From an optimization exercise on the open Yosys and OpenROAD flow, aimed at small area and a short achievable clock period; shortcuts taken in it are not production practice. Where RTL was checked, it was by simulation tests only, not by an equivalence proof against the original. Some runs may be left out. An edit can pass the tests and still lose a function that they never use. No functional check of the RTL was part of run 2. In run 6 the design's own scripts or RTL, not TritonCTS, make the clock network. The flow treats the clock pin as an ideal source. Dropping or thinning the clock tree relies on that and would not hold on a real chip.

==> design/flow/design.v <==
`timescale 1 ns / 1 ps
module sort (
  input  wire clk,
  input  wire [15:0] in1, in2, in3, in4, in5,
  output reg  [15:0] out1, out2, out3, out4, out5
  );
  reg [15:0] dat1, dat2, dat3, dat4, dat5;
  always @(posedge clk)
  begin
      dat1 <= in1;
      dat2 <= in2;
      dat3 <= in3;
      dat4 <= in4;
      dat5 <= in5;
  end
    integer i, j;
    reg [15:0] temp;
    reg [15:0] array [1:5];
    always @*
    begin
  array[1] = dat1;
  array[2] = dat2;
  array[3] = dat3;
  array[4] = dat4;
  array[5] = dat5;
      for (i = 1; i <= 5; i = i + 1) begin
    if (i%2 != 0) begin
      for (j = 0 ; j < 2; j = j + 1) begin
        if (array[2*j+1] > array[2*j + 2])
              begin
                temp = array[2*j + 1];
                array[2*j + 1] = array[2*j + 2];
                array[2*j + 2] = temp;
      end end
    end
    else if (i%2 ==0) begin
      for (j = 1 ; j <= 2; j = j + 1) begin
        if (array[2*j] > array[2*j + 1])
              begin
                temp = array[2*j];
                array[2*j] = array[2*j + 1];
                array[2*j + 1] = temp;
      end end
    end
      end end
    always @(posedge clk)
    begin
      out1 <= array[1];
      out2 <= array[2];
      out3 <= array[3];
      out4 <= array[4];
      out5 <= array[5];
  end
  endmodule
==> design/flow/run.sh <==
#!/bin/bash
# synth_recipe.tcl (not shown) runs the flow's synth.tcl, then flattens the netlist and writes it again
# the make line also repeats each setting of config.mk as NAME=value (left out here)
make -C /OpenROAD-flow-scripts/flow DESIGN_CONFIG=/design/flow/config.mk WORK_HOME=/design/flow/orfs CLKGATE_MAP_FILE= SYNTH_SCRIPT=/design/flow/synth_recipe.tcl finish
==> design/flow/config.mk <==
export PLATFORM = sky130hd
export DESIGN_NAME = sort
export DESIGN_NICKNAME = sort
export VERILOG_FILES = /design/flow/design.v
export SDC_FILE = /design/flow/constraint.sdc
export NUM_CORES = 4
export LEC_CHECK = 0
export CAP_MARGIN = 20
export CORE_MARGIN = 2
export CORE_UTILIZATION = 40
export SLEW_MARGIN = 20
==> design/flow/constraint.sdc <==
create_clock -name core_clock -period 12.0 [get_ports {clk}]
set_input_delay 2.4000 -clock core_clock [delete_from_list [all_inputs] [get_ports {clk}]]
set_output_delay 2.4000 -clock core_clock [all_outputs]
set_load 0.01 [all_outputs]
==> results.txt, run 1 <==
storage element area=0.00320 sq mm; syn avg cell area=8.59 sq um; Final WS setup=559 ps; Hold WC Path Type=register to register; clk buf depth=2; CP peak stage delay=410 ps; setup TNS=0 ps; PortBufs=160; Clock H-tree levels=4; Final Core Density=52.4%; Least-Margin Pin Slew=853 ps; Post-DRT Antenna Nets=0; drt drc=0; Starting Density=40.6%; fin area=0.0141 sq mm; fin crit period=11,440 ps; Ys Warns=2; commonest cells after routing, fill and taps aside=dfxtp_1 (160), clkdlybuf4s50_1 (160), ha_1 (153); Highest Clock Rate=0.0874 GHz; CP Launch Type=register; hold-critical path depth=2; clock skew=11.8 ps; top_reg_cell synth=dfxtp_1; placed inst area=0.0131 sq mm; Mapped Cells=1,270; RR Startpoint=dat4[13]; endpoints failing hold=0; Mapped Nets=1,504; DR iter-0 viols=723; core area=0.0269 sq mm; Synth Cell Area=0.0109 sq mm; largest net degree at the start of global routing=57; wirelength, routed=32.5 mm; Multi-input gate area=0.00730 sq mm; critical path fanouts, max=49; ranking of synthesized cells by area=dfxtp_1 (29%), ha_1 (18%), mux2i_1 (11%); Die Wd=169 um; DR vias/cell=5.36; Site Rows=60; area grow syn2layout=29.3%; EDFF count, synth=0; Max-slew headroom=42.6%; CP Depth=62; worst hold endpoint=out5[10]; grt total ovfl=0; Final nets=1,684; die area=0.0286 sq mm; fillers=2,571; Max Cap Viol=0; slowest stage cell on the critical path=nor4_2; GRT Overall Usage=22.3%; FF-to-FF End=out1[13]; status=complete, no violations; Worst Path Arrival=11,740 ps; Finished Layout Cells=1,803; Worst R2R Path Depth=62; Setup WS pre-CTS=-354 ps; CTS tree=yes; endpoints failing setup=0; Yosys top cell by area=dfxtp_1; reg2reg setup slack=560 ps; Hold Path Origin=dat5[10]
run 1: final cells by class:
cell class / count / share of cell area, %
Sequential cell: 160 / 22.7
Clock buffer: 18 / 3.12
Tap cell: 341 / 3.03
Multi-Input combinational cell: 943 / 51.8
Clock inverter: 13 / 1.24
Timing Repair Buffer: 209 / 14.9
Inverter: 119 / 3.17
run 1: Yosys cell counts, types with 13 or more instances:
| library cell | number |
|---|---|
| nand2_1 | 113 |
| a21o_1 | 41 |
| dfxtp_1 | 160 |
| nor2b_1 | 16 |
| ha_1 | 153 |
| mux2i_1 | 116 |
| inv_1 | 119 |
| nor3_1 | 17 |
| o21ai_0 | 92 |
| o21ai_1 | 15 |
| a21oi_1 | 109 |
| clkbuf_1 | 34 |
| nor2_1 | 94 |
| mux2_2 | 40 |
| mux2i_2 | 13 |
| nand4_1 | 24 |
run 1: logic make-up (layout without fill, tap and decap cells):
| logic type | Yosys count | after routing | share of synthesized area (%) |
|---|---|---|---|
| fa+ha+maj | 154 | 154 | 17.6 |
| buf+inv | 168 | 359 | 6.32 |
| flops | 160 | 160 | 29.4 |
| mux | 170 | 170 | 16.6 |
| simple gates | 310 | 310 | 13.1 |
| compound gates | 305 | 306 | 16.7 |
| xor+xnor | 3 | 3 | 0.241 |
run 1: worst reg2reg max path, delay by kind of cell, from the launching register on:
kind,cells,cell delay [ps]
AND/OR/NAND/NOR,19,2590
multiplexers,3,990
buffers and inverters,9,1360
adder cells (fa/ha/maj),5,1460
AO/OA/AOI/OAI,26,4560
flip-flops,1,340
run 1: registers in the layout, summed over array words and instances, names as in the netlist:
register	count
out4	16
dat3	16
out2	16
out5	16
dat5	16
out3	16
dat1	16
dat2	16
out1	16
dat4	16
run 1: repair_timing:
item,4_1_cts,5_1_grt
pin swaps,1,6
buffers inserted,3,8
endpoints found under the setup margin,64,64
resized for setup,2,66
gates cloned,1,2
run 1: per-layer routing:
layer	wire length, um	vias up	GRT usage, %
met5	0	-	0
met1	15000	4482	29.0
met4	710	0	6.13
li1	-	4855	-
met3	1430	51	3.23
met2	15400	276	38.7
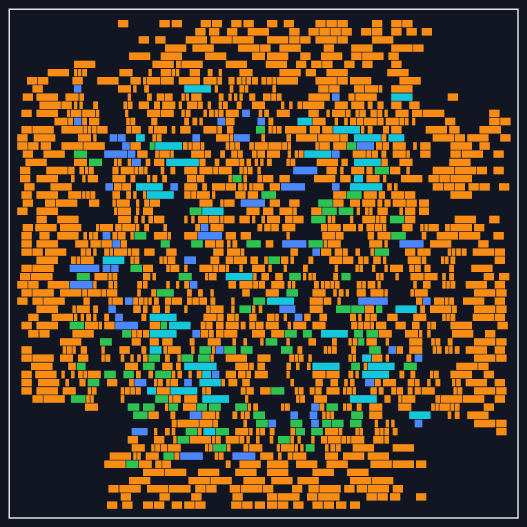
run_1/sizing.png
(3 px per um)
blue -> x3 and x4  # cells 61, share 4.2%
cyan -> x6 and larger  # cells 38, share 2.6%
orange -> x1 and smaller  # cells 1,274, share 87%
green -> x2  # cells 89, share 6.1%

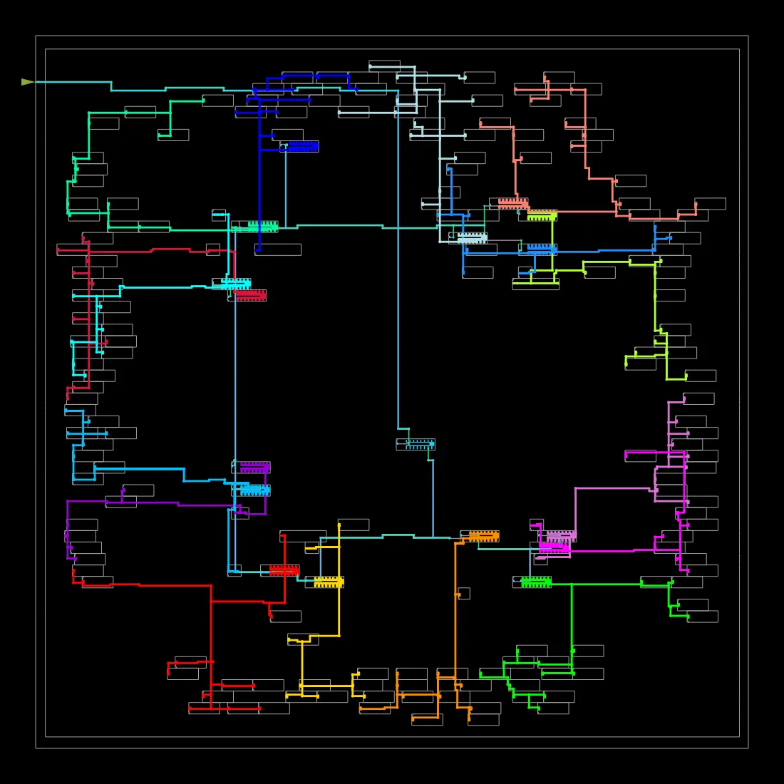
run_1/cts.png
number of CTS-inserted buffers: 17
sequential cell count: 160
CTS root buf: clkbuf_16
clk sink count: 160

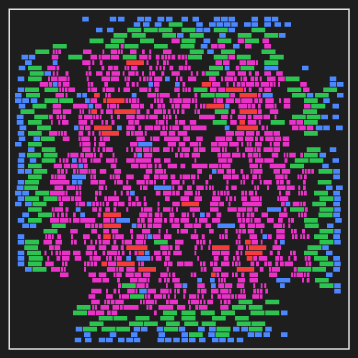
run_1/class_map.png
(2 px per um)
green -> registers  # cells 160, share of their area 23%
blue -> remaining buffers and delay cells  # cells 209, share of their area 15%
red -> clock drivers and dummy loads  # cells 31, share of their area 4.5%
magenta -> remaining logic cells  # cells 1,062, share of their area 57%

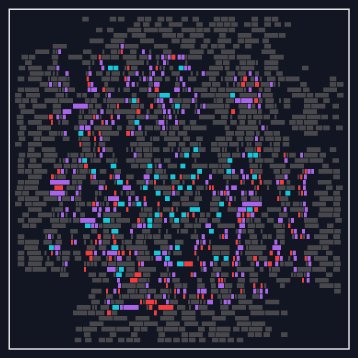
run_1/gates.png
(2 px per um)
red -> nor cells  # cells 135
purple -> aoi and oai cells  # cells 247
cyan -> non-inverting ao/oa cells  # cells 59

run_1/port_trees.png
(3 px per um)
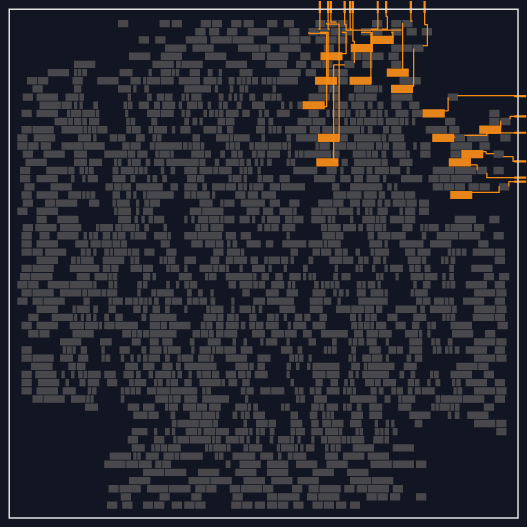

==> inputs of run 2 (changes only) <==
==> design/flow/design.v (replaced) <==
`timescale 1 ns / 1 ps
module sort (
  input  wire clk,
  input  wire [15:0] in1, in2, in3, in4, in5,
  output reg  [15:0] out1, out2, out3, out4, out5
  );
  reg [15:0] dat1, dat2, dat3, dat4, dat5;
  always @(posedge clk) begin
    dat1 <= in1;
    dat2 <= in2;
    dat3 <= in3;
    dat4 <= in4;
    dat5 <= in5;
  end
  function gt16;
    input [15:0] a, b;
    reg [15:0] g, p;
    integer s, i;
    begin
      g = a & ~b;
      p = a | ~b;
      for (s = 1; s < 16; s = s * 2)
        for (i = 0; i < 16; i = i + 2 * s) begin
          g[i + 2*s - 1] = g[i + 2*s - 1] | (p[i + 2*s - 1] & g[i + s - 1]);
          p[i + 2*s - 1] = g[i + 2*s - 1] | (p[i + 2*s - 1] & p[i + s - 1]);
        end
      gt16 = g[15];
    end
  endfunction
  wire g12 = gt16(dat1, dat2);
  wire g13 = gt16(dat1, dat3);
  wire g14 = gt16(dat1, dat4);
  wire g15 = gt16(dat1, dat5);
  wire g23 = gt16(dat2, dat3);
  wire g24 = gt16(dat2, dat4);
  wire g25 = gt16(dat2, dat5);
  wire g34 = gt16(dat3, dat4);
  wire g35 = gt16(dat3, dat5);
  wire g45 = gt16(dat4, dat5);
  wire [3:0] b1 = {g15, g14, g13, g12};         
  wire [3:0] b2 = {g25, g24, g23, ~g12};
  wire [3:0] b3 = {g35, g34, ~g23, ~g13};
  wire [3:0] b4 = {g45, ~g34, ~g24, ~g14};
  wire [3:0] b5 = {~g45, ~g35, ~g25, ~g15};
  function [4:0] onehot_rank;
    input [3:0] b;
    reg [2:0] n;
    begin
      n = b[0] + b[1] + b[2] + b[3];
      onehot_rank = 5'b1 << n;
    end
  endfunction
  wire [4:0] r1 = onehot_rank(b1);
  wire [4:0] r2 = onehot_rank(b2);
  wire [4:0] r3 = onehot_rank(b3);
  wire [4:0] r4 = onehot_rank(b4);
  wire [4:0] r5 = onehot_rank(b5);
  function [15:0] pick;
    input k1, k2, k3, k4, k5;
    input [15:0] a1, a2, a3, a4, a5;
    begin
      pick = ({16{k1}} & a1) | ({16{k2}} & a2) | ({16{k3}} & a3)
           | ({16{k4}} & a4) | ({16{k5}} & a5);
    end
  endfunction
  always @(posedge clk) begin
    out1 <= pick(r1[0], r2[0], r3[0], r4[0], r5[0], dat1, dat2, dat3, dat4, dat5);
    out2 <= pick(r1[1], r2[1], r3[1], r4[1], r5[1], dat1, dat2, dat3, dat4, dat5);
    out3 <= pick(r1[2], r2[2], r3[2], r4[2], r5[2], dat1, dat2, dat3, dat4, dat5);
    out4 <= pick(r1[3], r2[3], r3[3], r4[3], r5[3], dat1, dat2, dat3, dat4, dat5);
    out5 <= pick(r1[4], r2[4], r3[4], r4[4], r5[4], dat1, dat2, dat3, dat4, dat5);
  end
endmodule
--- a/design/flow/config.mk
+++ b/design/flow/config.mk
@@ -7,2 +7,3 @@
 export LEC_CHECK = 0
+export ABC_AREA = 1
 export CAP_MARGIN = 20
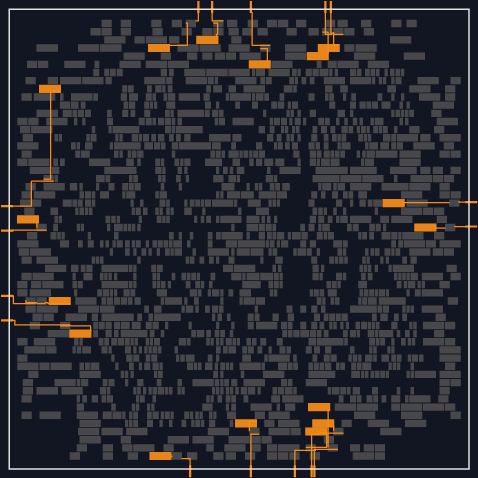
run_2/port_trees.png
(3 px per um)
orange -> out4  # bits 16, direction output, end cells 16, buffers 16, wire 355 um
IO Count: 161
PortBufs: 160

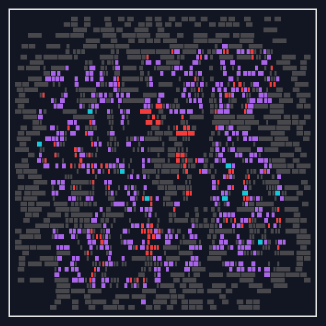
run_2/gates.png
(2 px per um)
red -> nor cells  # cells 120
purple -> aoi and oai cells  # cells 394, where spread over the die
cyan -> non-inverting ao/oa cells  # cells 9
Finished Layout Cells: 1,642
fraction of area in multi-input gates: 43.1%

==> run 2 against run 1 <==
Global-route usage rose by 9.0 points. Register-to-register slack improved by 5800 ps. Via count rose by 5.0%. First-iteration DRC count rose by 78%. Routed wire length rose by 14%. Maximum frequency rose by 100%. Area after synthesis fell by 19%.
==> results.txt, run 2 <==
commonest cells after routing, fill and taps aside=nand2_1 (205), dfxtp_1 (160), clkdlybuf4s50_1 (160) (was dfxtp_1 (160), clkdlybuf4s50_1 (160), ha_1 (153)); Hold WC Path Type=register to register (unchanged); endpoints failing hold=0 (unchanged); reg2reg setup slack=6350 ps (was 560 ps); Clock H-tree levels=4 (unchanged); Final Core Density=51.2% (was 52.4%); Ys Warns=1 (was 2); Max Cap Viol=0 (unchanged); area grow syn2layout=25.7% (was 29.3%); EDFF count, synth=0 (unchanged); clk sink count=160 (unchanged); most common cell in the netlist=nand2_1 (was dfxtp_1); post-synthesis simple-gate area fraction=23.4% (was 13.1%); fin crit period=5650 ps (was 11,440 ps); compound-cell area share of the yosys netlist=27.9% (was 16.7%); syn avg cell area=7.14 sq um (was 8.59 sq um); Site Rows=54 (was 60); Final WS setup=6350 ps (was 559 ps); mux cell area share after synthesis=0% (was 16.6%); Max-slew headroom=16.4% (was 42.6%); DR iter-0 viols=1,285 (was 723); DR vias/cell=6.18 (was 5.36); Synth top cells by count=nand2_1 (205), dfxtp_1 (160), inv_1 (100) (was dfxtp_1 (160), ha_1 (153), inv_1 (119)); Mapped Nets=1,335 (was 1,504); CTS tree=yes (unchanged); ranking of synthesized cells by area=dfxtp_1 (36%), nand2_1 (8.7%), o22ai_1 (6.0%) (was dfxtp_1 (29%), ha_1 (18%), mux2i_1 (11%)); status=complete, no violations (unchanged); core area=0.0218 sq mm (was 0.0269 sq mm); GRT Overall Usage=31.3% (was 22.3%); largest family of logic cells by synthesized area=compound AO/OA/AOI/OAI gates (was adder cells); number of CTS-inserted buffers=17 (unchanged); Highest Clock Rate=0.177 GHz (was 0.0874 GHz); fin area=0.0111 sq mm (was 0.0141 sq mm); Post-Synth XOR/XNOR Area=0% (was 0.241%); Synth Area in Adders=2.54% (was 17.6%)
[run 2: changes by cell type after synthesis, moves of 22 or more]
cell / change
inv_2: +22
nand3_1: +41
nand2_1: +92
a21o_1: -38
ha_1: -143
o221ai_1: +32
o22ai_1: +84
a31oi_1: +23
nand4_1: +41
mux2_2: -40
buf_2: +26
mux2i_1: -116
[run 2: worst min-delay path by stage]
stage,slack [ps],from,to
after floorplan,500,dat1[0],out2[0]
after global placement,570,dat1[0],out2[0]
after detailed placement,560,dat1[0],out2[0]
after CTS,570,dat1[0],out2[0]
after global routing,580,dat1[0],out2[0]
final,570,dat1[0],out4[0]
[run 2: layout make-up]
type                            count  area [sq um]  share of cell area [%]
Clock buffer                       21           460                    4.14
Clock inverter                     11           179                    1.61
Inverter                          128           483                    4.34
Multi-Input combinational cell    875          4800                    43.1
Sequential cell                   160          3200                    28.8
Tap cell                          280           350                    3.15
Timing Repair Buffer              167          1650                    14.9
[run 2: kinds of logic (layout without fill, tap and decap cells)]
| kind of cell | Yosys count | after routing |
|---|---|---|
| buffers and inverters | 204 | 327 |
| adders and majority gates | 15 | 15 |
| DFF | 160 | 160 |
| and+or+nand+nor | 457 | 457 |
| AOI/OAI and AO/OA | 403 | 403 |
[run 2: critical path, stage by stage (launching register included)]
cell	delay [ps]
dfxtp_1	490
inv_4	110
nand2_1	90
o21ai_0	130
o311ai_0	650
o21ai_0	180
o21ai_0	390
fa_1	530
ha_1	220
ha_1	310
inv_1	70
nor2_2	820
nand2_1	920
o22ai_1	460
a21oi_1	70
o211ai_1	110
[run 2: routing by layer]
| metal | global-route usage, % | up-vias | part of all wire, % |
|---|---|---|---|
| li1 | - | 4658 | - |
| met1 | 41.7 | 4627 | 41 |
| met2 | 48.7 | 725 | 44 |
| met3 | 6.54 | 141 | 10 |
| met4 | 14.7 | 0 | 5.0 |
| met5 | 0 | - | 0 |
run_2/class_map.png
(2 px per um)
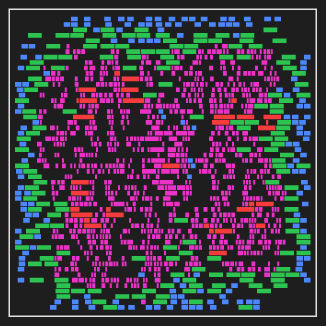

==> inputs of run 3 (changes only) <==
--- a/design/flow/design.v
+++ b/design/flow/design.v
@@ -46,6 +46,8 @@
     input [3:0] b;
-    reg [2:0] n;
     begin
-      n = b[0] + b[1] + b[2] + b[3];
-      onehot_rank = 5'b1 << n;
+      onehot_rank[0] = ~(b[0] | b[1] | b[2] | b[3]);
+      onehot_rank[4] = b[0] & b[1] & b[2] & b[3];
+      onehot_rank[1] = (b[0] ^ b[1] ^ b[2] ^ b[3]) & ~((b[0] & b[1]) | (b[2] & b[3]) | ((b[0] | b[1]) & (b[2] | b[3]))) ;
+      onehot_rank[3] = (b[0] ^ b[1] ^ b[2] ^ b[3]) & ~((~b[0] & ~b[1]) | (~b[2] & ~b[3]) | ((~b[0] | ~b[1]) & (~b[2] | ~b[3])));
+      onehot_rank[2] = ~(b[0] ^ b[1] ^ b[2] ^ b[3]) & ~onehot_rank[0] & ~onehot_rank[4];
     end
==> design/flow/flow/run.sh (new file) <==
#!/bin/bash
# Own layout flow: the standard ORFS flow (standard.sh), with
#  - the smallest buffer on each input and output port instead of the one
#    buffer_ports picks by itself (a delay buffer),
#  - timing repair aimed below the 12 ns clock (SETUP_SLACK_MARGIN), so the
#    layout's achieved period shrinks,
#  - the extra settings below.
# The full output of the run goes to flow_standard.log; ORFS keeps each step's
# log under orfs/logs/.
set -euo pipefail
EXTRA=()
while read -r line; do
  [[ -z "$line" || "$line" == \#* ]] && continue
  EXTRA+=("$line")
done < flow/extra.vars
bash standard.sh "${EXTRA[@]}" finish > flow_standard.log 2>&1
==> design/flow/flow/extra.vars (new file) <==
# one make variable per line
BUFFER_PORTS_ARGS=-buffer_cell sky130_fd_sc_hd__buf_1
SETUP_SLACK_MARGIN=8.5
==> design/flow/standard.sh (new file) <==
#!/bin/bash
# synth_recipe.tcl (not shown) runs the flow's synth.tcl, then flattens the netlist and writes it again
# the make line also repeats each setting of config.mk as NAME=value (left out here)
make -C /OpenROAD-flow-scripts/flow DESIGN_CONFIG=/design/flow/config.mk WORK_HOME=/design/flow/orfs CLKGATE_MAP_FILE= SYNTH_SCRIPT=/design/flow/synth_recipe.tcl "${@:-finish}"
--- a/design/flow/config.mk
+++ b/design/flow/config.mk
@@ -7,3 +7,2 @@
 export LEC_CHECK = 0
-export ABC_AREA = 1
 export CAP_MARGIN = 20
removed: design/flow/run.sh
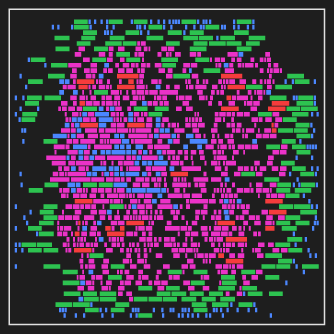
run_3/class_map.png
(2 px per um)
green -> registers  # cells 160, share of their area 29%
magenta -> remaining logic cells  # cells 806, share of their area 53%
red -> clock drivers and dummy loads  # cells 32, share of their area 5.2%
blue -> remaining buffers and delay cells  # cells 262, share of their area 13%

==> run 3 against run 2 <==
Still clean. Setup slack improved by 2200 ps. Cell area up 9.2%. Critical path type unchanged. Highest routed layer unchanged.
==> results.txt, run 3 <==
RR Startpoint=dat1[7] (was dat1[15]); DRT met1 WL=15.8 mm (was 15.1 mm); Worst Path Buf+Inv=5 (was 2); Mapped Cells=1,077 (was 1,239); Top delay family on crit path=compound AO/OA/AOI/OAI gates (unchanged); die area=0.0246 sq mm (was 0.0233 sq mm); DR vias/cell=6.59 (was 6.18); Synth Cell Area=0.00934 sq mm (was 0.00885 sq mm); largest net degree at the start of global routing=21 (was 33); endpoints failing hold=0 (unchanged); CTS root buf=clkbuf_16 (unchanged); number of CTS-inserted buffers=17 (unchanged); Site Rows=55 (was 54); grt total ovfl=0 (unchanged); worst hold endpoint=out2[0] (was out4[0]); CTS tree=yes (unchanged); IO Count=161 (unchanged); commonest cells after routing, fill and taps aside=buf_1 (160), dfxtp_1 (92), buf_4 (83) (was nand2_1 (205), dfxtp_1 (160), clkdlybuf4s50_1 (160)); ys async rst share=0% (unchanged); fin area=0.0122 sq mm (was 0.0111 sq mm); placed inst area=0.00989 sq mm (was 0.0105 sq mm); Hold Path Origin=dat1[0] (unchanged); CP peak stage delay=470 ps (was 920 ps); PortBufs=160 (unchanged); Least-Margin Pin Slew=1170 ps (was 1250 ps); Hold WC Path Type=register to register (unchanged); fin crit period=3470 ps (was 5650 ps); clk sink count=160 (unchanged); Starting Density=41.0% (was 40.7%); reg2reg setup slack=8530 ps (was 6350 ps); met2 WL=17.5 mm (was 16.3 mm); CP Launch Type=register (unchanged); DR iter-0 viols=1,786 (was 1,285); latest clock arrival within the worst-skew pair=440 ps (about the same); slowest stage cell on the critical path=dfxtp_4 (was nand2_1); ranking of synthesized cells by area=dfxtp_1 (34%), a221o_1 (8.8%), maj3_1 (5.1%) (was dfxtp_1 (36%), nand2_1 (8.7%), o22ai_1 (6.0%)); top_reg_cell synth=dfxtp_1 (unchanged); Yosys top cell by area=dfxtp_1 (unchanged); Highest Clock Rate=0.288 GHz (was 0.177 GHz); Final Core Density=53.4% (was 51.2%); routed length on met3=5.31 mm (was 3.88 mm); Worst R2R Path Depth=14 (was 15); most used cell, CP=buf_4 (was o21ai_0); GRT Overall Usage=31.5% (was 31.3%); Post-DRT Antenna Nets=0 (unchanged); area grow syn2layout=30.1% (was 25.7%); most common cell in the netlist=dfxtp_1 (was nand2_1); setup TNS=0 ps (unchanged); syn avg cell area=8.67 sq um (was 7.14 sq um); Mapped Nets=1,165 (was 1,335); critical path fanouts, max=12 (was 17); unrepaired setup endpoints after global routing=yes (was no); Clock H-tree levels=4 (unchanged); worst-path cell chain=clkinvlp_4 > maj3_1 > a211o_1 > a31oi_4 > nor2_4 > buf_4 > buf_4 > ha_4 > buf_4 > nand4b_1 > a31oi_4 > buf_12 > a221o_1 > a221o_1 (was inv_4 > nand2_1 > o21ai_0 > o311ai_0 > o21ai_0 > o21ai_0 > fa_1 > ha_1 > ha_1 > inv_1 > nor2_2 > nand2_1 > o22ai_1 > a21oi_1 > o211ai_1); Final HPWL DP=25.5 mm (was 24.9 mm); EDFF count, synth=0 (unchanged); clock skew=7.93 ps (was 9.22 ps); Die Wd=157 um (was 153 um); Synth top cells by count=dfxtp_1 (160), a221o_1 (82), inv_1 (72) (was nand2_1 (205), dfxtp_1 (160), inv_1 (100)); wirelength, routed=40.8 mm (was 37.1 mm); Final nets=1,335 (was 1,445); drt drc=0 (unchanged); status=complete, no violations (unchanged); Worst Path Arrival=3800 ps (was 6010 ps); clk buf depth=2 (unchanged); Max Cap Viol=0 (unchanged); endpoints failing setup=0 (unchanged); Max-slew headroom=22.0% (was 16.4%)
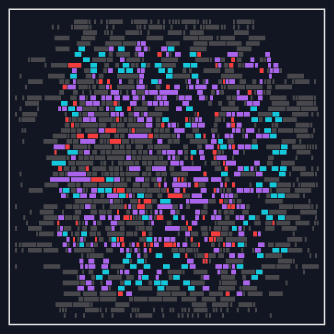
run_3/gates.png
(2 px per um)
Finished Layout Cells: 1,574
fraction of area in multi-input gates: 48.6%
commonest non-fill, non-tap cell in the layout: buf_1

run 3: cell types whose count changed in the layout (fill, tap and decap cells not counted), moves of 51 or more:
cell / before / now
o22ai_1: 85 / 18
clkdlybuf4s50_1: 160 / 0
nand2_1: 205 / 64
dfxtp_1: 160 / 92
a21oi_1: 99 / 30
buf_4: 7 / 83
buf_1: 0 / 160
nor2_1: 90 / 39
nand4_1: 65 / 3
a221o_1: 0 / 82
run 3: worst max-delay path by stage:
stage	from	endpoint	cells after the start
2_1_floorplan	dat2[6]	out2[10]	17
6_report	dat1[7]	out4[5]	14
3_3_place_gp	dat5[4]	out3[10]	12
4_1_cts	dat3[9]	out3[8]	11
5_1_grt	dat3[4]	out2[15]	16
3_5_place_dp	dat5[5]	out3[8]	12
run 3: metrics by stage:
stage / setup slack (ps) / hold slack (ps)
6_report: 8530 / 539
5_1_grt: 8430 / 561
4_1_cts: 8500 / 538
3_5_place_dp: 7240 / 656
3_3_place_gp: 7350 / 626
2_1_floorplan: 8520 / 503
run 3: what timing repair did:
action                                  in CTS  in global routing
endpoints found under the setup margin      80                 80
buffers inserted                            49                 45
resized for setup                          128                111
pin swaps                                   18                 46
gates cloned                                 1                  1
run 3: area by class of cell:
cell class	count	area (sq um)
antenna	1	2.50
clock buffer	21	460
clock inverter	11	155
fill	2079	10600
inverter	78	330
multi-input combinational	728	5910
sequential	160	3370
tap	313	392
timing repair buffer	262	1540
run 3: cell families after synthesis:
kind of cell	share of synthesized area, %
muxes	0.710
DFF	34.3
and+or+nand+nor	14.4
adders and majority gates	6.92
AOI/OAI and AO/OA	33.8
xor gates and xnor gates	0.764
buffers and inverters	9.13
run 3: metal layers:
metal,up-vias,track usage (%)
met4,0,14.5
met2,820,46.5
met5,-,0
met1,4915,42.5
met3,170,8.56
li1,4475,-
run_3/sizing.png
(3 px per um)
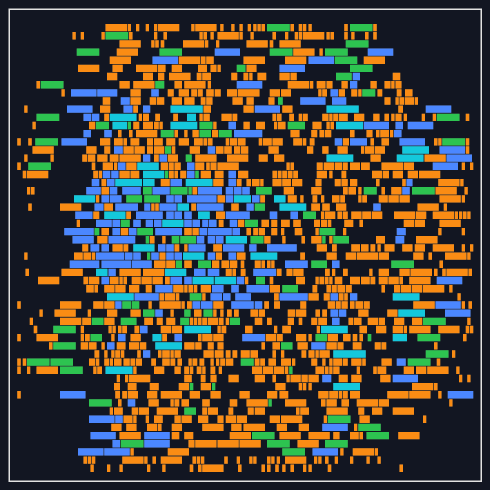

==> inputs of run 4 (changes only) <==
--- a/design/flow/design.v
+++ b/design/flow/design.v
@@ -46,8 +46,14 @@
     input [3:0] b;
+    reg [3:0] n;
     begin
-      onehot_rank[0] = ~(b[0] | b[1] | b[2] | b[3]);
+      n = ~b;
+      onehot_rank[0] = n[0] & n[1] & n[2] & n[3];
+      onehot_rank[1] = (b[0] & n[1] & n[2] & n[3]) | (n[0] & b[1] & n[2] & n[3])
+                     | (n[0] & n[1] & b[2] & n[3]) | (n[0] & n[1] & n[2] & b[3]);
+      onehot_rank[2] = (b[0] & b[1] & n[2] & n[3]) | (b[0] & n[1] & b[2] & n[3])
+                     | (b[0] & n[1] & n[2] & b[3]) | (n[0] & b[1] & b[2] & n[3])
+                     | (n[0] & b[1] & n[2] & b[3]) | (n[0] & n[1] & b[2] & b[3]);
+      onehot_rank[3] = (n[0] & b[1] & b[2] & b[3]) | (b[0] & n[1] & b[2] & b[3])
+                     | (b[0] & b[1] & n[2] & b[3]) | (b[0] & b[1] & b[2] & n[3]);
       onehot_rank[4] = b[0] & b[1] & b[2] & b[3];
-      onehot_rank[1] = (b[0] ^ b[1] ^ b[2] ^ b[3]) & ~((b[0] & b[1]) | (b[2] & b[3]) | ((b[0] | b[1]) & (b[2] | b[3]))) ;
-      onehot_rank[3] = (b[0] ^ b[1] ^ b[2] ^ b[3]) & ~((~b[0] & ~b[1]) | (~b[2] & ~b[3]) | ((~b[0] | ~b[1]) & (~b[2] | ~b[3])));
-      onehot_rank[2] = ~(b[0] ^ b[1] ^ b[2] ^ b[3]) & ~onehot_rank[0] & ~onehot_rank[4];
     end
==> design/flow/flow/run.sh (replaced) <==
#!/bin/bash
# Own layout flow: the standard ORFS flow (standard.sh) with these changes.
#  - Synthesis is the standard flow's own synthesis script (synth_recipe.tcl, which sources
#    ORFS's synth.tcl) with one change: ABC maps the logic with flow/map.abc,
#    an area-oriented mapping with a moderate delay target, instead of ORFS's
#    speed script. Registers are mapped before ABC runs, so they are the ones
#    the standard synthesis makes.
#  - The smallest buffer on each input and output port instead of the delay
#    buffer that buffer_ports picks by itself.
#  - Timing repair aimed below the 12 ns clock (SETUP_SLACK_MARGIN), so the
#    layout's achieved period shrinks.
#  - The other make variables in flow/extra.vars.
# The output of the whole run goes to flow_standard.log; ORFS keeps each
# step's full log under orfs/logs/.
set -euo pipefail
WORK=$PWD
FLOWDIR=$WORK/flow

# synthesis script: ORFS's synth.tcl with the ABC script swapped
sed 's|^  log_cmd abc {\*}\$abc_args|  lset abc_args 1 '"$FLOWDIR"'/map.abc\n  log_cmd abc {*}$abc_args|' \
  "$FLOW_HOME/scripts/synth.tcl" > "$WORK/synth_own.tcl"
grep -q "lset abc_args 1" "$WORK/synth_own.tcl"
sed 's|source \$::env(SCRIPTS_DIR)/synth.tcl|source '"$WORK"'/synth_own.tcl|' \
  "$WORK/synth_recipe.tcl" > "$WORK/synth_recipe_own.tcl"
grep -q "synth_own.tcl" "$WORK/synth_recipe_own.tcl"

EXTRA=("SYNTH_SCRIPT=$WORK/synth_recipe_own.tcl")
while read -r line; do
  [[ -z "$line" || "$line" == \#* ]] && continue
  EXTRA+=("$line")
done < "$FLOWDIR/extra.vars"
bash standard.sh "${EXTRA[@]}" finish > flow_standard.log 2>&1
==> design/flow/flow/extra.vars (replaced) <==
# one make variable per line
BUFFER_PORTS_ARGS=-buffer_cell sky130_fd_sc_hd__buf_1
SETUP_SLACK_MARGIN=8.6
==> design/flow/flow/map.abc (new file) <==
strash
 dch
 map -D 2000
 topo
 buffer -c -N 5
 upsize -c -D 2000
 dnsize -c -D 2000
 stime -c
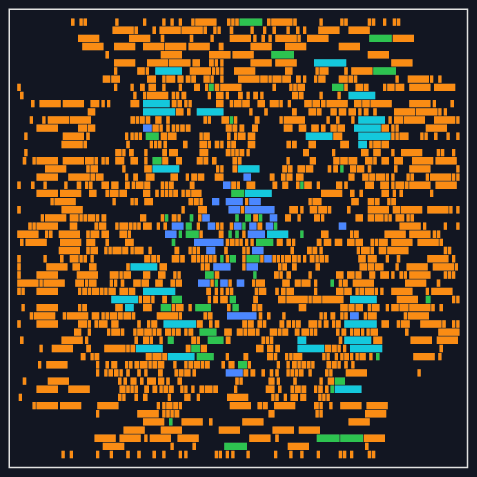
run_4/sizing.png
(3 px per um)
Final WS setup: 8630 ps
Non-CTS buffers: 173
fin area: 0.00989 sq mm

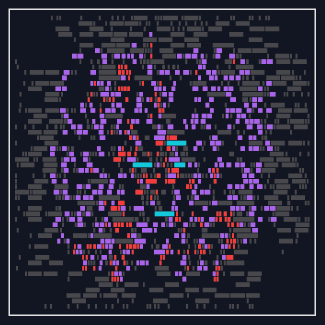
run_4/gates.png
(2 px per um)
red -> nor cells  # cells 158
purple -> aoi and oai cells  # cells 371
cyan -> xor and xnor cells  # cells 4, where center

==> run 4 against run 3 <==
Still clean on timing, DRC and antenna. Clock skew is 8.1 ps higher. Critical path depth decreased by 13. Cell count fell by 2.4%. Flip-flop and latch count stayed put. Area after synthesis down 5.9%. Maximum frequency grew 2.9%. Register-to-register slack improved by 190 ps. Via count shrank 8.3%. Core utilization fell by 7.8 points. Critical path type is now register to output port. Critical endpoint is now out4[11]. Largest cell class unchanged. Highest routed layer unchanged.
==> results.txt, run 4 <==
status=complete, no violations (unchanged); commonest non-fill, non-tap cell in the layout=nand2_1 (was buf_1); DR vias/cell=6.20 (was 6.59); CTS clk-pin slew, worst paths=70 ps (about the same); PortBufs=160 (unchanged); most common cell in the netlist=clkbuf_1 (was dfxtp_1); core area=0.0217 sq mm (was 0.0228 sq mm); GRT Overall Usage=29.3% (was 31.5%); DRT met1 WL=14.4 mm (was 15.8 mm); CTS root buf=clkbuf_16 (unchanged); latest clock arrival within the worst-skew pair=440 ps (about the same); Mapped Nets=1,356 (was 1,165); Final HPWL DP=23.6 mm (was 25.5 mm); Ys Warns=1 (unchanged); clk sink count=160 (unchanged); syn avg cell area=6.90 sq um (was 8.67 sq um); Max-slew headroom=52.6% (was 22.0%); endpoints failing setup=0 (unchanged); top_reg_cell synth=dfxtp_1 (unchanged); met2 WL=15.0 mm (was 17.5 mm); clock skew=16.0 ps (was 7.93 ps); Synth top cells by count=clkbuf_1 (215), nand2_1 (208), dfxtp_1 (160) (was dfxtp_1 (160), a221o_1 (82), inv_1 (72)); fin crit period=3370 ps (was 3470 ps); Synth Cell Area=0.00879 sq mm (was 0.00934 sq mm); drt drc=0 (unchanged); RR Startpoint=dat4[2] (was dat1[7]); grt total ovfl=0 (unchanged); Critical Path End Type=output port (was register); Worst R2R Path Depth=13 (was 14); area grow syn2layout=12.4% (was 30.1%); IO Count=161 (unchanged); Site Rows=54 (was 55); DR top layer=met4 (unchanged); flops & latches, synth=160 (unchanged); Final nets=1,327 (was 1,335); Worst Path Buf+Inv=1 (was 5); Setup crit start=out4[11] (was dat1[7]); number of CTS-inserted buffers=17 (unchanged); hold-critical path depth=2 (was 1); CP peak stage delay=370 ps (was 470 ps); worst hold endpoint=out5[0] (was out2[0]); slowest stage cell on the critical path=dfxtp_1 (was dfxtp_4); Clock H-tree levels=4 (unchanged); DR iter-0 viols=1,479 (was 1,786); ANT cells=0 (was 1); routed length on met3=4.04 mm (was 5.31 mm); routed vias=9,523 (was 10,400); EDFF count, synth=0 (unchanged); ys async rst share=0% (unchanged); worst-path cell chain=buf_1 (was clkinvlp_4 > maj3_1 > a211o_1 > a31oi_4 > nor2_4 > buf_4 > buf_4 > ha_4 > buf_4 > nand4b_1 > a31oi_4 > buf_12 > a221o_1 > a221o_1); Hold Path Origin=dat3[0] (was dat1[0]); Yosys top cell by area=dfxtp_1 (unchanged); endpoints failing hold=0 (unchanged); Post-DRT Antenna Nets=0 (unchanged); Least-Margin Pin Slew=710 ps (was 1170 ps); Max Cap Viol=0 (unchanged); reg2reg setup slack=8720 ps (was 8530 ps); Hold WC Path Type=register to register (unchanged); Mapped Cells=1,275 (was 1,077); largest net degree at the start of global routing=17 (was 21); wirelength, routed=35.1 mm (was 40.8 mm); Starting Density=40.5% (was 41.0%); Die Wd=152 um (was 157 um); ranking of synthesized cells by area=dfxtp_1 (36%), clkbuf_1 (9.2%), nand2_1 (8.9%) (was dfxtp_1 (34%), a221o_1 (8.8%), maj3_1 (5.1%)); clk buf depth=2 (unchanged); critical path fanouts, max=1 (was 12); Worst Path Arrival=970 ps (was 3800 ps); Max Slew Vio Count=0 (unchanged); CP Launch Type=register (unchanged); Top delay family on crit path=flip-flops (was compound AO/OA/AOI/OAI gates); setup TNS=0 ps (unchanged); wire length of the first global-routing pass=53.1 mm (was 58.0 mm); CTS tree=yes (unchanged); initial antenna violation count=0 (unchanged); die area=0.0232 sq mm (was 0.0246 sq mm); FF-to-FF End=out2[13] (was out4[5]); Highest Clock Rate=0.296 GHz (was 0.288 GHz); unrepaired setup endpoints after global routing=no (was yes); commonest cells after routing, fill and taps aside=nand2_1 (206), buf_1 (159), dfxtp_1 (153) (was buf_1 (160), dfxtp_1 (92), buf_4 (83))
run 4: metal layers:
metal	up-vias	GRT usage, %
met4	0	12.8
met2	760	44.5
met1	4332	40.3
met3	153	6.29
met5	-	0
li1	4278	-
run 4: worst max path at each step:
stage	slack [ps]	endpoint	cells past startpoint
after floorplan	9270	out1[0]	0
after global routing	8590	out2[9]	16
final	8630	out4[11]	1
after global placement	8410	out2[13]	14
after detailed placement	8430	out4[7]	14
after CTS	8630	out4[11]	1
run 4: layout make-up:
| class | instances | area (sq um) |
|---|---|---|
| fill | 2168 | 11800 |
| multi-input combinational | 783 | 4490 |
| sequential | 160 | 3210 |
| timing repair buffer | 173 | 724 |
| clock buffer | 17 | 425 |
| inverter | 111 | 424 |
| tap | 280 | 350 |
| clock inverter | 13 | 259 |
run 4: cells by family (layout without fill, tap and decap cells):
family | Yosys count | count (layout) | share of synthesized area [%]
AO/OA/AOI/OAI | 373 | 373 | 29.9
XOR/XNOR | 4 | 4 | 0.484
adder cells (fa/ha/maj) | 1 | 1 | 0.128
buffers and inverters | 332 | 314 | 14.3
flip-flops | 160 | 160 | 36.4
AND/OR/NAND/NOR | 405 | 405 | 18.8
run 4: what timing repair did:
| item | 4_1_cts | 5_1_grt |
|---|---|---|
| endpoints found under the setup margin | 41 | 80 |
| pin swaps | 0 | 1 |
| hold endpoints to repair | 0 | 0 |
| setup buffers | 0 | 5 |
| gates cloned | 0 | 0 |
| resized for setup | 9 | 20 |
run 4: stage by stage:
step / hold WS (ps) / setup WS (ps) / utilization, % / cells / instance area [sq um]
floorplan: 507 / 9270 / - / 1275 / 8790
global placement: 593 / 8410 / 41.5 / 1502 / 9010
detailed placement: 581 / 8430 / 41.6 / 1502 / 9010
CTS: 597 / 8630 / 45.0 / 1532 / 9750
global route: 605 / 8590 / 45.6 / 1537 / 9890
finish: 586 / 8630 / 45.6 / 1537 / 9890
run_4/class_map.png
(2 px per um)
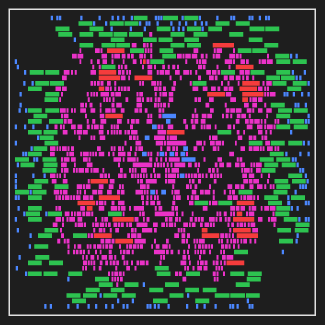

==> inputs of run 5 (changes only) <==
--- a/design/flow/design.v
+++ b/design/flow/design.v
@@ -17,3 +17,4 @@
     reg [15:0] g, p;
-    integer s, i;
+    reg [15:0] gg, pp;
+    integer s, i, k;
     begin
@@ -21,8 +22,16 @@
       p = a | ~b;
-      for (s = 1; s < 16; s = s * 2)
-        for (i = 0; i < 16; i = i + 2 * s) begin
-          g[i + 2*s - 1] = g[i + 2*s - 1] | (p[i + 2*s - 1] & g[i + s - 1]);
-          p[i + 2*s - 1] = g[i + 2*s - 1] | (p[i + 2*s - 1] & p[i + s - 1]);
+      gg = 0; pp = 0;
+      for (k = 0; k < 16; k = k + 8) begin
+        gg[k] = g[k]; pp[k] = p[k];
+        for (i = k + 1; i < k + 8; i = i + 1) begin
+          gg[k] = g[i] | (p[i] & gg[k]);
+          pp[k] = g[i] | (p[i] & pp[k]);
         end
-      gt16 = g[15];
+      end
+      for (s = 8; s < 16; s = s * 2)
+        for (i = 0; i + s < 16; i = i + 2 * s) begin
+          gg[i] = gg[i + s] | (pp[i + s] & gg[i]);
+          pp[i] = gg[i + s] | (pp[i + s] & pp[i]);
+        end
+      gt16 = gg[0];
     end
@@ -39,3 +48,3 @@
   wire g45 = gt16(dat4, dat5);
-  wire [3:0] b1 = {g15, g14, g13, g12};         
+  wire [3:0] b1 = {g15, g14, g13, g12};
   wire [3:0] b2 = {g25, g24, g23, ~g12};
--- a/design/flow/flow/run.sh
+++ b/design/flow/flow/run.sh
@@ -4,3 +4,3 @@
 #    ORFS's synth.tcl) with one change: ABC maps the logic with flow/map.abc,
-#    an area-oriented mapping with a moderate delay target, instead of ORFS's
+#    an area-oriented mapping with a moderate delay target (two rounds), instead of ORFS's
 #    speed script. Registers are mapped before ABC runs, so they are the ones
==> design/flow/flow/extra.vars (replaced) <==
# one make variable per line
BUFFER_PORTS_ARGS=-buffer_cell sky130_fd_sc_hd__buf_1
SETUP_SLACK_MARGIN=8.6
CTS_BUF_LIST=sky130_fd_sc_hd__clkbuf_8
==> design/flow/flow/map.abc (replaced) <==
strash
dch
map -D 2000
strash
dch
map -D 2000
topo
upsize -c -D 2000
dnsize -c -D 2000
stime -c
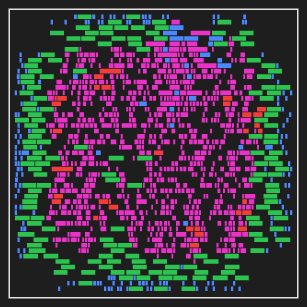
run_5/class_map.png
(2 px per um)
green -> registers  # cells 160, share of their area 35%
blue -> remaining buffers and delay cells  # cells 182, share of their area 9.6%
magenta -> remaining logic cells  # cells 781, share of their area 51%
red -> clock drivers and dummy loads  # cells 32, share of their area 4.3%
core area: 0.0193 sq mm
Final Core Density: 50.0%
Site Rows: 51
fin area: 0.00964 sq mm
Seq area share: 33.6%

==> run 5 against run 4 <==
Still clean on timing, DRC and antenna. Clock-buffer cell count grew 1. Cell area fell by 2.5%. Cell count shrank 7.6%. Global-route usage rose by 1.3 points. Sequential share of layout area grew 1.1 points. First-iteration DRC count down 26%. Critical path type unchanged.
==> results.txt, run 5 <==
Yosys top cell by area=dfxtp_1 (unchanged); Synth Cell Area=0.00778 sq mm (was 0.00879 sq mm); Final nets=1,223 (was 1,327); CTS tree=yes (unchanged); Max Slew Vio Count=0 (unchanged); slowest stage cell on the critical path=dfxtp_2 (was dfxtp_1); PortBufs=160 (unchanged); EDFF count, synth=0 (unchanged); Mapped Nets=1,019 (was 1,356); IO Count=161 (unchanged); endpoints failing setup=0 (unchanged); wirelength, routed=33.4 mm (was 35.1 mm); wire length of the first global-routing pass=47.5 mm (was 53.1 mm); commonest cells after routing, fill and taps aside=nand2_1 (152), buf_1 (143), dfxtp_1 (135) (was nand2_1 (206), buf_1 (159), dfxtp_1 (153)); Critical Path End Type=output port (unchanged); ranking of synthesized cells by area=dfxtp_1 (41%), o22ai_1 (7.8%), nand2_1 (7.5%) (was dfxtp_1 (36%), clkbuf_1 (9.2%), nand2_1 (8.9%)); most common cell in the netlist=dfxtp_1 (was clkbuf_1); top_reg_cell synth=dfxtp_1 (unchanged); number of CTS-inserted buffers=17 (unchanged); Setup WS pre-CTS=8410 ps (was 8430 ps); ys async rst share=0% (unchanged); syn avg cell area=8.29 sq um (was 6.90 sq um); Worst Path Buf+Inv=1 (unchanged); Synth top cells by count=dfxtp_1 (160), nand2_1 (155), o22ai_1 (97) (was clkbuf_1 (215), nand2_1 (208), dfxtp_1 (160)); flops & latches, synth=160 (unchanged); Max Cap Viol=0 (unchanged); clk buf depth=2 (unchanged); area grow syn2layout=23.9% (was 12.4%); CP peak stage delay=380 ps (was 370 ps); largest net degree at the start of global routing=17 (unchanged); grt total ovfl=0 (unchanged); sequential share of the synthesized area=41.2% (was 36.4%); CTS clk-pin slew, worst paths=100 ps (was 70 ps); Die Wd=143 um (was 152 um); endpoints failing hold=0 (unchanged); WP data required=9600 ps (about the same); drt drc=0 (unchanged); fillers=1,963 (was 2,168); worst-path cell chain=buf_6 (was buf_1); Top delay family on crit path=flip-flops (unchanged); clock skew=12.8 ps (was 16.0 ps); critical path fanouts, max=1 (unchanged); placed inst area=0.00877 sq mm (was 0.00901 sq mm); initial antenna violation count=0 (unchanged); die area=0.0206 sq mm (was 0.0232 sq mm); DR vias/cell=6.38 (was 6.20); latest clock arrival within the worst-skew pair=480 ps (was 440 ps); Least-Margin Pin Slew=684 ps (was 710 ps); DR iter-0 viols=1,098 (was 1,479); Mapped Cells=938 (was 1,275); status=complete, no violations (unchanged); commonest non-fill, non-tap cell in the layout=nand2_1 (unchanged); Final WS setup=8630 ps (about the same); routed vias=9,059 (was 9,523); Max-slew headroom=54.0% (was 52.6%); Hold WC Path Type=register to register (unchanged); fin crit period=3370 ps (about the same); Ys Warns=1 (unchanged); Worst Path Arrival=970 ps (about the same); Highest Clock Rate=0.297 GHz (was 0.296 GHz); unrepaired setup endpoints after global routing=yes (was no); synth unique cells=38 (was 44); setup TNS=0 ps (unchanged); ANT cells=0 (unchanged); CP Launch Type=register (unchanged); clk sink count=160 (unchanged); Starting Density=40.4% (was 40.5%)
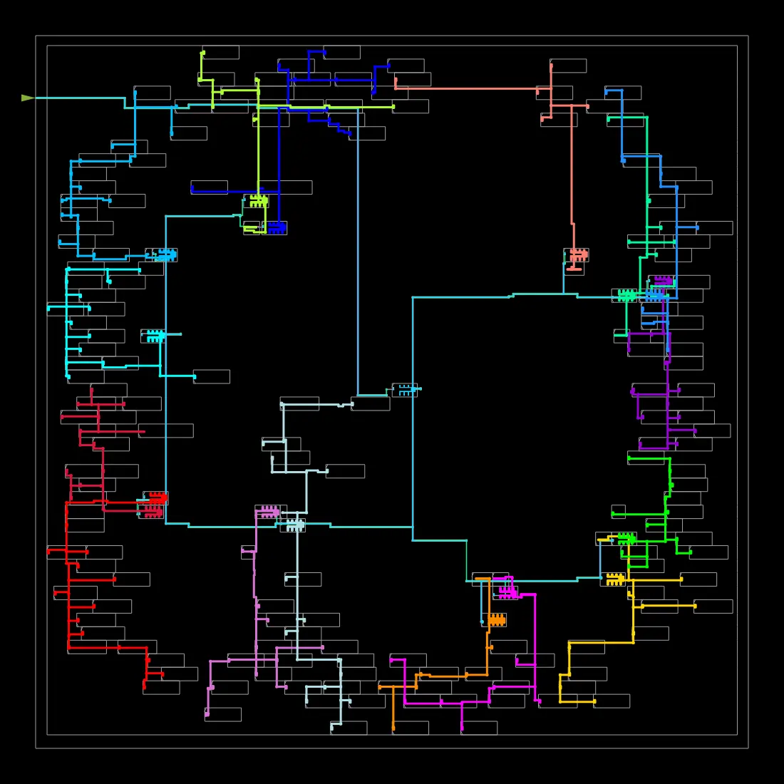
run_5/cts.png
Clock H-tree levels: 4
CTS root buf: clkbuf_8

[run 5: changes by cell type in the layout (fill, tap and decap cells not counted), moves of 24 or more]
| cell | delta |
|---|---|
| nor2_1 | -43 |
| clkinv_1 | +67 |
| nand2_1 | -54 |
| inv_1 | -81 |
| o22ai_1 | +39 |
| nand3_1 | -24 |
| a22oi_1 | -34 |
[run 5: per-stage QoR]
stage | std cells | hold slack [ps]
floorplan | 938 | 484
global placement | 1364 | 539
finish | 1420 | 565
detailed placement | 1367 | 547
CTS | 1407 | 565
global route | 1420 | 598
[run 5: final cells by class]
cell class	count	area, sq um	share of cell area [%]
repair buffers	182	890	9.23
clock buffers	18	248	2.57
inverters	109	424	4.40
flip-flops and latches	160	3240	33.6
multi-input cells	672	4350	45.1
clock inverters	14	156	1.62
well taps	265	332	3.44
[run 5: final timing paths]
| path | start | to | slack (ps) | depth (start not counted) |
|---|---|---|---|---|
| hold reg to reg | dat2[0] | out4[0] | 570 | 2 |
| setup / recovery | out1[7] | out1[7] | 8630 | 1 |
| hold / removal | dat2[0] | out4[0] | 570 | 2 |
| setup reg to reg | dat2[2] | out2[3] | 8640 | 15 |
[run 5: timing repair]
action	4_1_cts	5_1_grt
endpoints found under the setup margin	59	93
buffers inserted	8	10
pin swaps	4	6
resized for setup	21	61
cloned	0	3
[run 5: logic make-up after synthesis]
family | synth area share, %
and+or+nand+nor | 14.4
DFF | 41.2
buffers and inverters | 5.26
AOI/OAI and AO/OA | 37.8
xor gates and xnor gates | 1.34
[run 5: layer usage]
layer | track usage (%) | vias to the layer above | routed length, um
met5 | 0 | - | 0
met4 | 19.3 | 0 | 2330
met3 | 6.63 | 190 | 3620
met2 | 46.3 | 696 | 14200
met1 | 39.8 | 4162 | 13200
li1 | - | 4011 | -
run_5/sizing.png
(3 px per um)
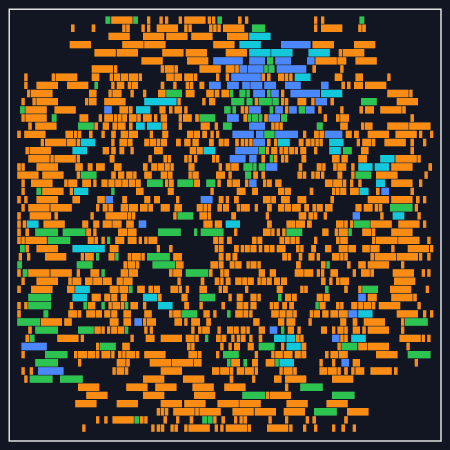

==> inputs of run 6 (changes only) <==
--- a/design/flow/flow/run.sh
+++ b/design/flow/flow/run.sh
@@ -9,2 +9,6 @@
 #    buffer that buffer_ports picks by itself.
+#  - The clock tree is built by flow/clock_tree.tcl (run as ORFS's
+#    PRE_CTS_TCL hook) in place of TritonCTS: a root clock buffer per quarter
+#    of the flip-flops, driving the input-stage flip-flops directly and the
+#    output-stage ones through one leaf buffer (see that file).
 #  - Timing repair aimed below the 12 ns clock (SETUP_SLACK_MARGIN), so the
@@ -26,3 +30,3 @@
 
-EXTRA=("SYNTH_SCRIPT=$WORK/synth_recipe_own.tcl")
+EXTRA=("SYNTH_SCRIPT=$WORK/synth_recipe_own.tcl" "PRE_CTS_TCL=$FLOWDIR/clock_tree.tcl")
 while read -r line; do
==> design/flow/flow/clock_tree.tcl (new file) <==
# ORFS PRE_CTS_TCL hook: builds the clock tree in place of TritonCTS.
#
# The flip-flops are split by position into four quarters (halves in x, then
# halves in y). Each quarter gets a root clock buffer at its centre, driven by
# the clock port (so the port drives four cell pins). The root drives the
# quarter's input-stage flip-flops (dat*) directly, and one leaf buffer,
# placed at the centre of the quarter's output-stage flip-flops (out*), which
# drives those. The output stage is so clocked one buffer later than the input
# stage: skew that gives the logic between the two register stages more time
# (it takes time from the input paths and gives none to the output paths).
set root_cell sky130_fd_sc_hd__clkbuf_16
set leaf_cell sky130_fd_sc_hd__clkbuf_16
set block [ord::get_db_block]
set clknet [$block findNet clk]

proc split2 { items idx } {
  set s [lsort -integer -index $idx $items]
  set h [expr {[llength $s] / 2}]
  return [list [lrange $s 0 [expr {$h - 1}]] [lrange $s $h end]]
}
proc centre { items } {
  set sx 0; set sy 0
  foreach s $items { incr sx [lindex $s 1]; incr sy [lindex $s 2] }
  return [list [expr {$sx / [llength $items]}] [expr {$sy / [llength $items]}]]
}
proc add_buf { block cell name in_net loc } {
  set buf [odb::dbInst_create $block [[ord::get_db] findMaster $cell] $name]
  set net [odb::dbNet_create $block ${name}_net]
  $net setSigType CLOCK
  [$buf findITerm A] connect $in_net
  [$buf findITerm X] connect $net
  set w [[$buf getMaster] getWidth]
  set h [[$buf getMaster] getHeight]
  $buf setLocation [expr {[lindex $loc 0] - $w / 2}] [expr {[lindex $loc 1] - $h / 2}]
  $buf setPlacementStatus PLACED
  return $net
}
proc hook_sinks { net items } {
  foreach s $items {
    set it [lindex $s 0]
    $it disconnect
    $it connect $net
  }
}

set sinks {}
foreach it [$clknet getITerms] {
  set inst [$it getInst]
  set bb [$inst getBBox]
  lappend sinks [list $it [expr {([$bb xMin] + [$bb xMax]) / 2}] \
    [expr {([$bb yMin] + [$bb yMax]) / 2}] [$inst getName]]
}
puts "clock tree: [llength $sinks] sinks"
set q 0
foreach half [split2 $sinks 1] {
  foreach quarter [split2 $half 2] {
    set root_net [add_buf $block $root_cell clktree_root_$q $clknet [centre $quarter]]
    set ins {}
    set outs {}
    foreach s $quarter {
      if {[string match "out*" [lindex $s 3]]} { lappend outs $s } else { lappend ins $s }
    }
    hook_sinks $root_net $ins
    if {[llength $outs]} {
      hook_sinks [add_buf $block $leaf_cell clktree_out_$q $root_net [centre $outs]] $outs
    }
    puts "clock tree: quarter $q: [llength $ins] input-stage, [llength $outs] output-stage flip-flops"
    incr q
  }
}
$clknet setSigType CLOCK
set_propagated_clock [all_clocks]

# The tree is built: make the flow's clock_tree_synthesis call a no-op.
rename clock_tree_synthesis ""
proc clock_tree_synthesis { args } {
  puts "clock_tree_synthesis skipped: the clock tree was built by flow/clock_tree.tcl"
}
==> design/flow/flow/extra.vars (replaced) <==
# one make variable per line
BUFFER_PORTS_ARGS=-buffer_cell sky130_fd_sc_hd__buf_1
SETUP_SLACK_MARGIN=8.75
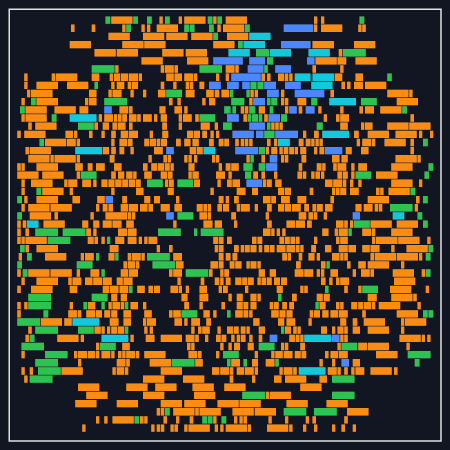
run_6/sizing.png
(3 px per um)
fin area: 0.00940 sq mm
Final WS setup: 8750 ps
area grow syn2layout: 20.9%

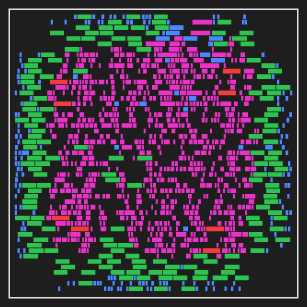
run_6/class_map.png
(2 px per um)
green -> registers  # cells 160, share of their area 36%
magenta -> remaining logic cells  # cells 779, share of their area 52%
blue -> remaining buffers and delay cells  # cells 178, share of their area 9.9%
red -> clock-net drivers  # cells 8, share of their area 2.2%

==> run 6 against run 5 <==
Still clean. Cell area down 2.5%. Global-route usage is 0.94 points lower. Cell count shrank 2.1%. Register-to-register slack improved by 210 ps. Setup slack better by 120 ps. Via count shrank 2.7%. Core utilization down 1.2 points. Die area unchanged. Critical endpoint unchanged. Largest cell class unchanged.
==> results.txt, run 6 <==
flops & latches, synth=160 (unchanged); slowest stage cell on the critical path=dfxtp_2 (unchanged); CP Launch Type=register (unchanged); latest clock arrival within the worst-skew pair=350 ps (was 480 ps); Final Core Density=48.8% (was 50.0%); core area=0.0193 sq mm (unchanged); largest net degree at the start of global routing=25 (was 17); worst-path cell chain=buf_6 (unchanged); wire length of the first global-routing pass=47.3 mm (was 47.5 mm); synth unique cells=38 (unchanged); Site Rows=51 (unchanged); reg2reg setup slack=8850 ps (was 8640 ps); grt total ovfl=0 (unchanged); EDFF count, synth=0 (unchanged); Synth Cell Area=0.00778 sq mm (unchanged); Max-slew headroom=55.5% (was 54.0%); sequential share of the synthesized area=41.2% (unchanged); CP peak stage delay=380 ps (about the same); WP data required=9600 ps (about the same); Yosys top cell by area=dfxtp_1 (unchanged); CP Depth=1 (unchanged); die area=0.0206 sq mm (unchanged); Setup crit start=out1[7] (unchanged); commonest cells after routing, fill and taps aside=nand2_1 (152), dfxtp_1 (131), buf_1 (111) (was nand2_1 (152), buf_1 (143), dfxtp_1 (135)); Die Wd=143 um (unchanged); Worst Path Buf+Inv=1 (unchanged); routed vias=8,818 (was 9,059); Mapped Nets=1,019 (unchanged); Post-DRT Antenna Nets=0 (unchanged); Critical Path End Type=output port (unchanged); Setup WS pre-CTS=8410 ps (unchanged); Hold WC Path Type=register to register (unchanged); Post-Synth XOR/XNOR Area=1.34% (unchanged); ranking of synthesized cells by area=dfxtp_1 (41%), o22ai_1 (7.8%), nand2_1 (7.5%) (unchanged); Final nets=1,208 (was 1,223); Top delay family on crit path=flip-flops (unchanged); ys async rst share=0% (unchanged); commonest non-fill, non-tap cell in the layout=nand2_1 (unchanged); RR Startpoint=dat3[13] (was dat2[2]); CTS clk-pin slew, worst paths=100 ps (about the same); mux cell area share after synthesis=0% (unchanged); fin crit period=3250 ps (was 3370 ps); drt drc=0 (unchanged); Max Slew Vio Count=0 (unchanged); Max Cap Viol=0 (unchanged); Setup crit end=out1[7] (unchanged); wirelength, routed=32.6 mm (was 33.4 mm); post-synthesis simple-gate area fraction=14.4% (unchanged); initial antenna violation count=0 (unchanged); Synth top cells by count=dfxtp_1 (160), nand2_1 (155), o22ai_1 (97) (unchanged); IO Count=161 (unchanged); critical path fanouts, max=1 (unchanged); most common cell in the netlist=dfxtp_1 (unchanged); syn avg cell area=8.29 sq um (unchanged); status=complete, no violations (unchanged); unrepaired setup endpoints after global routing=yes (unchanged); Least-Margin Pin Slew=666 ps (was 684 ps); Starting Density=40.4% (unchanged); largest family of logic cells by synthesized area=compound AO/OA/AOI/OAI gates (unchanged); endpoints failing setup=0 (unchanged); Final HPWL DP=21.4 mm (unchanged); FF-to-FF End=out3[9] (was out2[3]); clock skew=203 ps (was 12.8 ps); compound-cell area share of the yosys netlist=37.8% (unchanged)
-- run 6: through the flow --
| stage | cells | instance area, sq um | hold slack, ps |
|---|---|---|---|
| after floorplan | 938 | 7780 | 484 |
| after global placement | 1364 | 8720 | 539 |
| after detailed placement | 1367 | 8770 | 547 |
| after CTS | 1377 | 9050 | 388 |
| after global routing | 1390 | 9400 | 415 |
| final | 1390 | 9400 | 392 |
-- run 6: worst min path at each step --
stage / slack, ps / depth (start not counted) / end / from
final: 390 / 2 / out5[0] / dat5[0]
after global routing: 410 / 2 / out5[13] / dat1[13]
after CTS: 390 / 2 / out5[0] / dat5[0]
after detailed placement: 550 / 2 / out5[0] / dat5[0]
after global placement: 540 / 2 / out5[0] / dat5[0]
after floorplan: 480 / 2 / out5[0] / dat5[0]
-- run 6: final cells by class --
type	count	area, sq um
Buffer	8	200
Inverter	109	424
Tap cell	265	332
Sequential cell	160	3240
Multi-Input combinational cell	670	4310
Fill cell	1957	9870
Timing Repair Buffer	178	900
-- run 6: cell families after synthesis --
family	after synthesis
buffers and inverters	109
and+or+nand+nor	267
DFF	160
xor gates and xnor gates	5
AOI/OAI and AO/OA	397
-- run 6: timing repair --
action                     in CTS  in global routing
setup endpoints to repair      52                128
pin swaps                       1                  5
gates resized for setup        16                 94
buffers inserted                2                 12
cloned                          0                  1
-- run 6: per-layer routing --
layer  share of wire [%]  up-vias  track usage, %
met5                   0        -               0
met4                 7.1        0            17.3
met3                 9.2      174            4.50
met2                  43      594            45.6
met1                  40     4081            39.7
li1                    -     3969               -

==> static timing again, ports no longer ideal <==
In the flow no input, the clock included, has a driving cell. The finished layouts below were timed again as built, in two steps. Step 1 assumes that a clkbuf_16 drives the clock port and a buf_2 every other input. Step 2 adds t to the input delays and takes it off the output delays; t is the mean of the earliest and latest rising clock arrival at the registers after step 1. Input paths then give back, and output paths get back, about the clock's delay inside the block. a / b / c = ideal / step 1 / step 2; a / b = the first two.
run	t, ns	setup slack, ns	worst data-port slew with drivers (ns)
run 1	0.486	0.559 / 0.559 / 0.559	0.04
run 2	0.482	6.346 / 6.346 / 6.346	0.05
run 3	0.482	8.528 / 8.528 / 8.528	0.04
run 4	0.477	8.627 / 8.586 / 8.724	0.04
run 5	0.514	8.628 / 8.586 / 8.639	0.04
run 6	0.364	8.752 / 8.642 / 8.855	0.04
After both steps every run listed still meets setup and hold.
